This design comes from an exercise in tuning for small area, a short achievable clock period and few clock cycles per item on the open sky130 flow, not from production work. Only simulation tests tie the RTL to the original design; equivalence was not proved. Some runs may be left out. An edit can pass the tests and still lose a function that they never use.

**Run 1: PDN straps and rails**

Pins as bars on the die edge. Tap cells in gray.
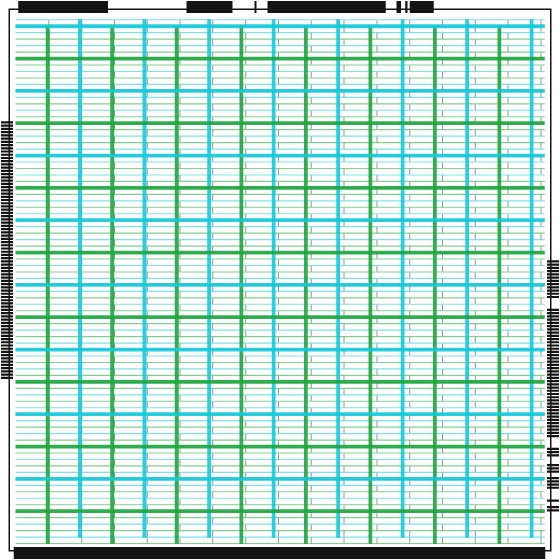
**Run 1: cells colored by class**

Bar = 50 µm. Fill, decap, tap and diode cells in gray.
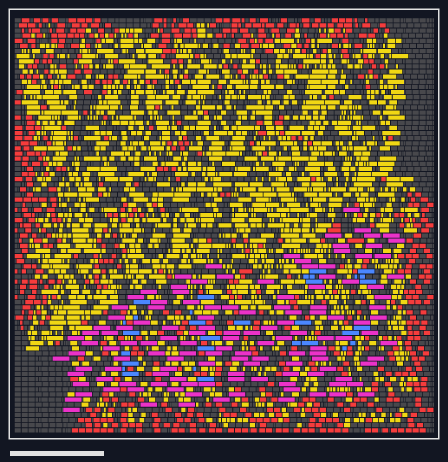
**Run 1: clock distribution**

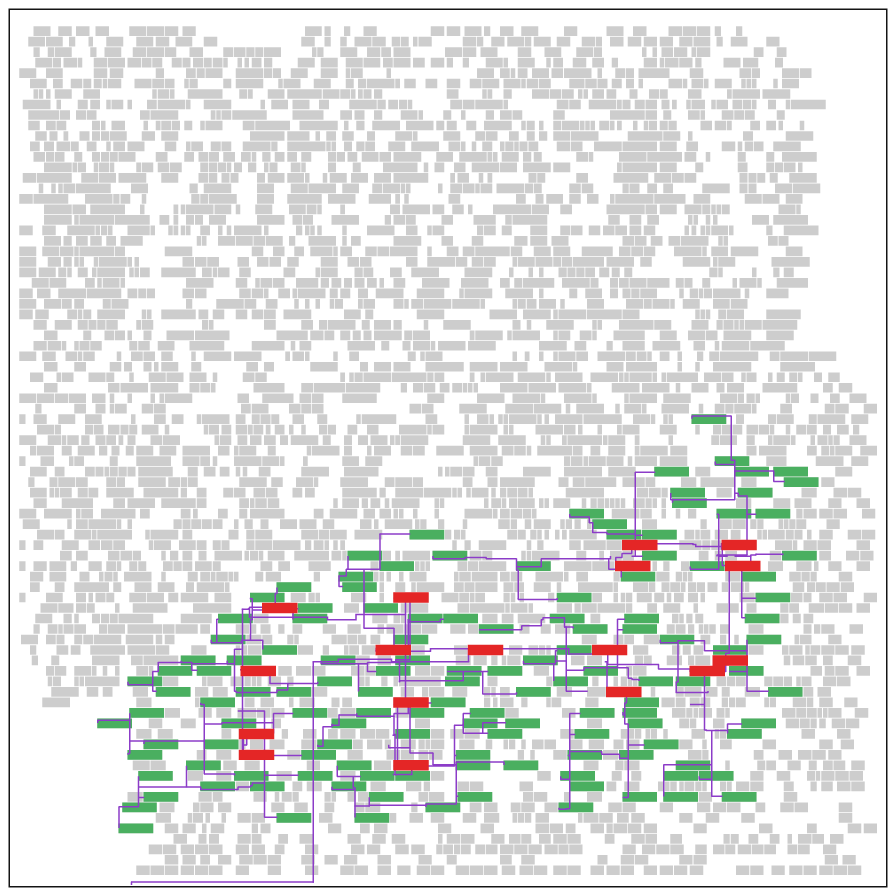
**design/flow/run.sh**
```bash
#!/bin/bash
# synth_recipe.tcl (not shown) runs the flow's synth.tcl, then flattens the netlist and writes it again
# the make line also repeats each setting of config.mk as NAME=value (left out here)
make -C /OpenROAD-flow-scripts/flow DESIGN_CONFIG=/design/flow/config.mk WORK_HOME=/design/flow/orfs CLKGATE_MAP_FILE= SYNTH_SCRIPT=/design/flow/synth_recipe.tcl finish
```
**design/flow/config.mk**
```make
export PLATFORM = sky130hd
export DESIGN_NAME = matvecmult
export DESIGN_NICKNAME = matvecmult
export VERILOG_FILES = /design/flow/design.v
export SDC_FILE = /design/flow/constraint.sdc
export NUM_CORES = 4
export LEC_CHECK = 0
export CAP_MARGIN = 20
export CORE_MARGIN = 2
export CORE_UTILIZATION = 40
export SLEW_MARGIN = 20
```
**design/flow/constraint.sdc**
```tcl
create_clock -name core_clock -period 10.0 [get_ports {CLK}]
set_input_delay 2.0000 -clock core_clock [delete_from_list [all_inputs] [get_ports {CLK}]]
set_output_delay 2.0000 -clock core_clock [all_outputs]
set_load 0.01 [all_outputs]
```
**design/flow/design.v**
```verilog
module matvecmult(
    CLK,
    RST,
    vector_x,
    vector_b,
    vector_y,
    Q,
    A,
    finish
);
input               CLK;
input               RST;
input       [127:0]	vector_x;
input       [127:0]	vector_b;
output  reg [127:0]	vector_y;
input       [127:0]	Q;
output  reg [3:0]   A;
output  reg         finish;
integer i;
integer j;
reg [7:0] vector_x_w[0:15],vector_x_r[0:15];
reg [7:0] vector_b_w[0:15],vector_b_r[0:15];
reg [7:0] vector_y_w[0:15],vector_y_r[0:15];
reg [7:0] part_matrix_a_w[0:15],part_matrix_a_r[0:15];
reg       finish_w,finish_r;
reg [3:0] counter_w,counter_r;
reg [7:0] temp;
always @(*) begin
    vector_x_w[0] = vector_x[7:0];
    vector_x_w[1] = vector_x[15:8];
    vector_x_w[2] = vector_x[23:16];
    vector_x_w[3] = vector_x[31:24];
    vector_x_w[4] = vector_x[39:32];
    vector_x_w[5] = vector_x[47:40];
    vector_x_w[6] = vector_x[55:48];
    vector_x_w[7] = vector_x[63:56];
    vector_x_w[8] = vector_x[71:64];
    vector_x_w[9] = vector_x[79:72];
    vector_x_w[10] = vector_x[87:80];
    vector_x_w[11] = vector_x[95:88];
    vector_x_w[12] = vector_x[103:96];
    vector_x_w[13] = vector_x[111:104];
    vector_x_w[14] = vector_x[119:112];
    vector_x_w[15] = vector_x[127:120];
    vector_b_w[0] = vector_b[7:0];
    vector_b_w[1] = vector_b[15:8];
    vector_b_w[2] = vector_b[23:16];
    vector_b_w[3] = vector_b[31:24];
    vector_b_w[4] = vector_b[39:32];
    vector_b_w[5] = vector_b[47:40];
    vector_b_w[6] = vector_b[55:48];
    vector_b_w[7] = vector_b[63:56];
    vector_b_w[8] = vector_b[71:64];
    vector_b_w[9] = vector_b[79:72];
    vector_b_w[10] = vector_b[87:80];
    vector_b_w[11] = vector_b[95:88];
    vector_b_w[12] = vector_b[103:96];
    vector_b_w[13] = vector_b[111:104];
    vector_b_w[14] = vector_b[119:112];
    vector_b_w[15] = vector_b[127:120];
    part_matrix_a_w[0] = Q[7:0];
    part_matrix_a_w[1] = Q[15:8];
    part_matrix_a_w[2] = Q[23:16];
    part_matrix_a_w[3] = Q[31:24];
    part_matrix_a_w[4] = Q[39:32];
    part_matrix_a_w[5] = Q[47:40];
    part_matrix_a_w[6] = Q[55:48];
    part_matrix_a_w[7] = Q[63:56];
    part_matrix_a_w[8] = Q[71:64];
    part_matrix_a_w[9] = Q[79:72];
    part_matrix_a_w[10] = Q[87:80];
    part_matrix_a_w[11] = Q[95:88];
    part_matrix_a_w[12] = Q[103:96];
    part_matrix_a_w[13] = Q[111:104];
    part_matrix_a_w[14] = Q[119:112];
    part_matrix_a_w[15] = Q[127:120];
    for(i=0;i<=15;i=i+1) begin
        vector_y_w[i] = vector_y_r[i];
    end
    temp =  2*part_matrix_a_w[15]*vector_x_w[0]+
            2*part_matrix_a_w[14]*vector_x_w[1]+
            2*part_matrix_a_w[13]*vector_x_w[2]+
            2*part_matrix_a_w[12]*vector_x_w[3]+
            2*part_matrix_a_w[11]*vector_x_w[4]+
            2*part_matrix_a_w[10]*vector_x_w[5]+
            2*part_matrix_a_w[9]*vector_x_w[6]+
            2*part_matrix_a_w[8]*vector_x_w[7]+
            2*part_matrix_a_w[7]*vector_x_w[8]+
            2*part_matrix_a_w[6]*vector_x_w[9]+
            2*part_matrix_a_w[5]*vector_x_w[10]+
            2*part_matrix_a_w[4]*vector_x_w[11]+
            2*part_matrix_a_w[3]*vector_x_w[12]+
            2*part_matrix_a_w[2]*vector_x_w[13]+
            2*part_matrix_a_w[1]*vector_x_w[14]+
            2*part_matrix_a_w[0]*vector_x_w[15];
    finish_w = 1'b0;
    counter_w = counter_r;
    if(RST)
        counter_w = 1'b0;
    else if(counter_r<4'b1111) begin
        i = counter_r;
        vector_y_w[i] = vector_y_r[i]+temp+vector_b_w[i];
        counter_w = counter_r+1'b1;
    end
    else begin
        finish_w = 1'b1;
        if(finish_r==1'b0)
            vector_y_w[15] = vector_y_r[15]+temp+vector_b_w[15];
        else
            vector_y_w[15] = vector_y_r[15];
    end
    finish = finish_r;
    A = counter_w;
    vector_y = {vector_y_r[15],vector_y_r[14],vector_y_r[13],vector_y_r[12],vector_y_r[11],vector_y_r[10],vector_y_r[9],vector_y_r[8],vector_y_r[7],vector_y_r[6],vector_y_r[5],vector_y_r[4],vector_y_r[3],vector_y_r[2],vector_y_r[1],vector_y_r[0]};
end
always @(posedge CLK or posedge RST) begin
    if (RST) begin
        counter_r <= 1'b0;
        finish_r <= 1'b0;
        for(i=0;i<=15;i=i+1) begin
            part_matrix_a_r[i]<=1'b0;
            vector_y_r[i]<=1'b0;
        end
    end
    else begin
        counter_r <= counter_w;
        finish_r <= finish_w;
        for(i=0;i<=15;i=i+1) begin
            part_matrix_a_r[i]<=part_matrix_a_w[i];
            vector_y_r[i]<=vector_y_w[i];
        end
    end
end
endmodule
```
==> out/summary.txt, run 1 <==
Clock Path Buffers -> 2
top cell type by total area after synthesis -> fa_1
Setup Buffers After CTS -> 2
Total GRT Usage -> 0.314
crit path from -> Q[60]
n_taps -> 664
Worst EP required -> 10.31 ns
Layout fillers -> 4,312
Signal inverters -> 251
uppermost routed layer -> met5
WHS Path Cells -> 2
Max-Cap Viols -> 0
largest registers -> vector_y_r (128), counter_r (4), finish_r (1)
# DRC -> 0
Worst EP arrival -> 10.13 ns
fraction of area in multi-input gates -> 0.575
Setup TNS -> 0 ns
I/O Buffers -> 486
I/O pin count -> 519
Async SR Flop Fraction -> 1.00
min Tclk post-route -> 9.82 ns
metal2 WL -> 38,000 µm
Worst setup SP type -> input port
CP top delay family -> adder cells
Yosys top cell area share -> 0.200
row count -> 81
crit path buf inv count -> 8
top-count cell post-synth -> and2_1
CP Max Fanout -> 7
GR Layer Usage met3 -> 0.0378
Slew @ Worst Pin -> 1.14 ns
Mapped Cells -> 2,124
CP Capture Type -> flip-flop
outcome -> timing/DRC/antenna clean
first-pass GRT wire length -> 118,000 µm
initial drt markers -> 1,506
R2R cell count -> 21
post-synthesis mux area share -> 0.0543
hold slack -> 0.513 ns
Crit Path Class -> input port to flip-flop
DRT antenna net count -> 0
critical path depth -> 30
M1 wire length -> 37,800 µm
Max Fclk -> 102 MHz
starting density of the core -> 0.406
#MultiIn Comb -> 1,680
dpl cells -> 3,449
met2 Usage GRT -> 0.498
grt total ovfl -> 0
Testbench counts for the RTL of run 1, summed over its fixed seeds: cycles 40,800, items 2,400.
About 'PDN straps and rails':
VDD: drawn in cyan. VSS: drawn in green.
16 straps on met4. The core has 81 rows.
DIE WIDTH: 227 µm
Core Area: 49,100 µm²
die height: 227 µm

About 'cells colored by class':
combinational and other logic: drawn in yellow, cells 1,931, share of their area 63%. other buffers and delay cells: drawn in red, cells 721, share of their area 24%. clock drivers and dummy loads: drawn in blue, cells 31, share of their area 2.0%. flops: drawn in magenta, cells 133, share of their area 12%.

About 'clock distribution':
clock drivers: drawn in red, count 17. clock wires: drawn in purple, length 1,910 µm. flip-flops: drawn in green, count 133.
There are 18 routed clock nets.

--- run 2: outline of the changes from run 1 ---
design/flow/design.v: 134 -> 2200 lines; modules unchanged: 0
  matvecmult: edited, 134 -> 2200 lines
**Run 2: clock tree after CTS**

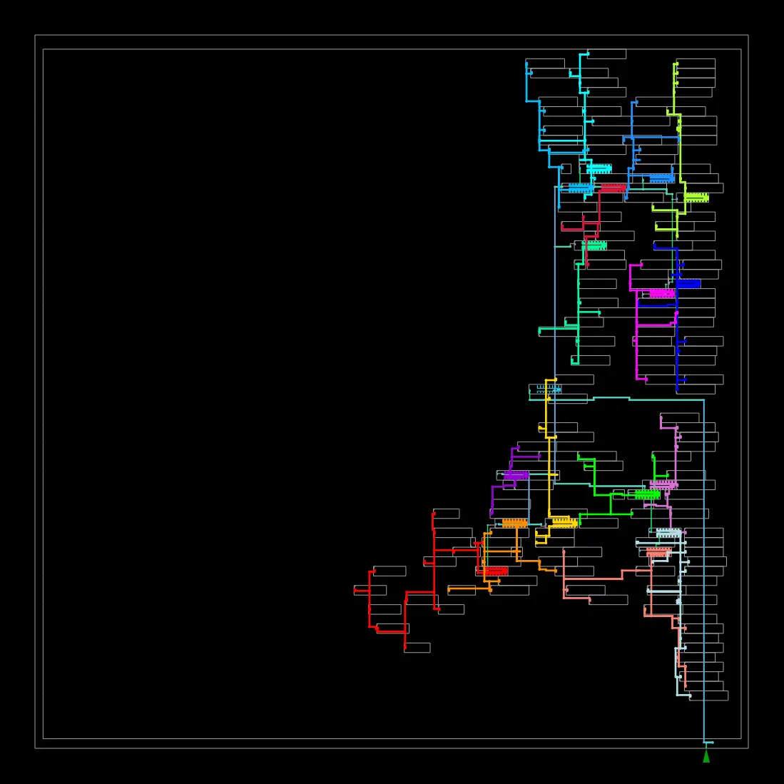
CTS sink count: 140
FF+latch count: 140
root buf cell: clkbuf_16
Num CTS Buffers: 17
htree depth: 4

==> out/summary.txt, run 2 <==
outcome -> timing/DRC/antenna clean
top-count cell post-synth -> and2_1
Async SR Flop Fraction -> 0.0429 (-0.957)
DRT antenna net count -> 0 (unchanged)
post-synthesis mux area share -> 0.0157 (-0.0386)
Crit Path Class -> input port to flip-flop
CP Max Fanout -> 16 (+9)
GR Layer Usage met3 -> 0.0404 (+0.00263)
initial drt markers -> 791 (-47%)
hold slack -> 0.443 ns (-0.0697 ns)
Worst setup SP type -> input port
crit path buf inv count -> 5 (-3)
Yosys top cell area share -> 0.325 (+0.125)
Setup Buffers After CTS -> 0 (-2)
min Tclk post-route -> 9.32 ns (-0.502 ns)
Clock Path Buffers -> 2 (unchanged)
Signal inverters -> 232 (-7.6%)
top cell type by total area after synthesis -> fa_1
dpl cells -> 2,485 (-28%)
n_taps -> 518 (-22%)
met2 Usage GRT -> 0.576 (+0.0778)
critical path depth -> 27 (-10%)
M1 wire length -> 25,100 µm (-34%)
Worst EP arrival -> 9.44 ns (-0.69 ns)
crit path from -> vector_b[19]
starting density of the core -> 0.406 (about the same)
Layout fillers -> 3,501 (-19%)
CP Capture Type -> flip-flop
Total GRT Usage -> 0.315 (+0.000752)
fraction of area in multi-input gates -> 0.488 (-0.0868)
CP top delay family -> adder cells
Testbench counts for the RTL of run 2, summed over its fixed seeds: cycles 40,800, items 2,400.
**Run 2: PDN straps and rails**

Pins as bars on the die edge. Tap cells in gray.
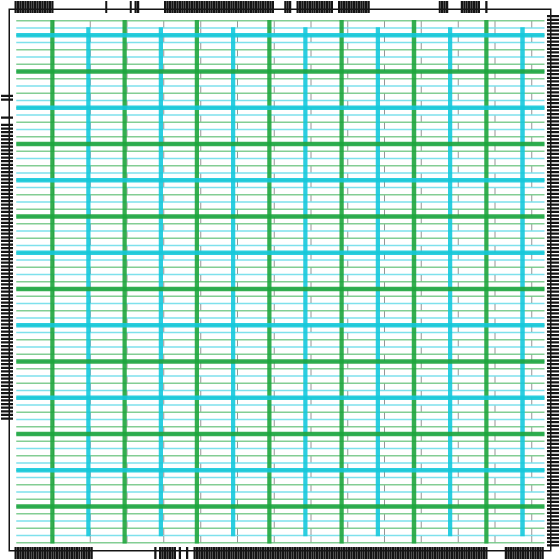
VDD: drawn in cyan. VSS: drawn in green.
14 straps on met5. 14 straps on met4. The core has 72 rows.
DIE WIDTH: 203 µm
Core Area: 38,800 µm²
die height: 203 µm

## port drivers added, routing unchanged
In the flow no input, the clock included, has a driving cell. The finished layouts below were timed again as built, in two steps. Step 1, drivers: a clkbuf_16 drives CLK and a buf_2 each remaining input, both assumed. Step 2 also shifts input and output timing later by t, the mid clock arrival at the registers, as if the neighbouring blocks saw the same clock. Slacks: ideal ports / drivers / drivers and shift; pairs: ideal ports / drivers.
| run | t (ns) | slack for setup (ns) | slew at the worst register clock pin (ns) | worst data-port slew with drivers (ns) |
|---|---|---|---|---|
| run 1 | 0.470 | 0.180 / 0.191 / -0.279 | 0.06 / 0.06 | 0.15 |
| run 2 | 0.458 | 0.681 / 0.698 / 0.240 | 0.06 / 0.06 | 0.09 |
Met with ideal ports but missed after step 2: setup timing in run 1. The setup slack of run 1, which loses most, moves by +0.011 ns with the drivers and by -0.459 ns with both steps.
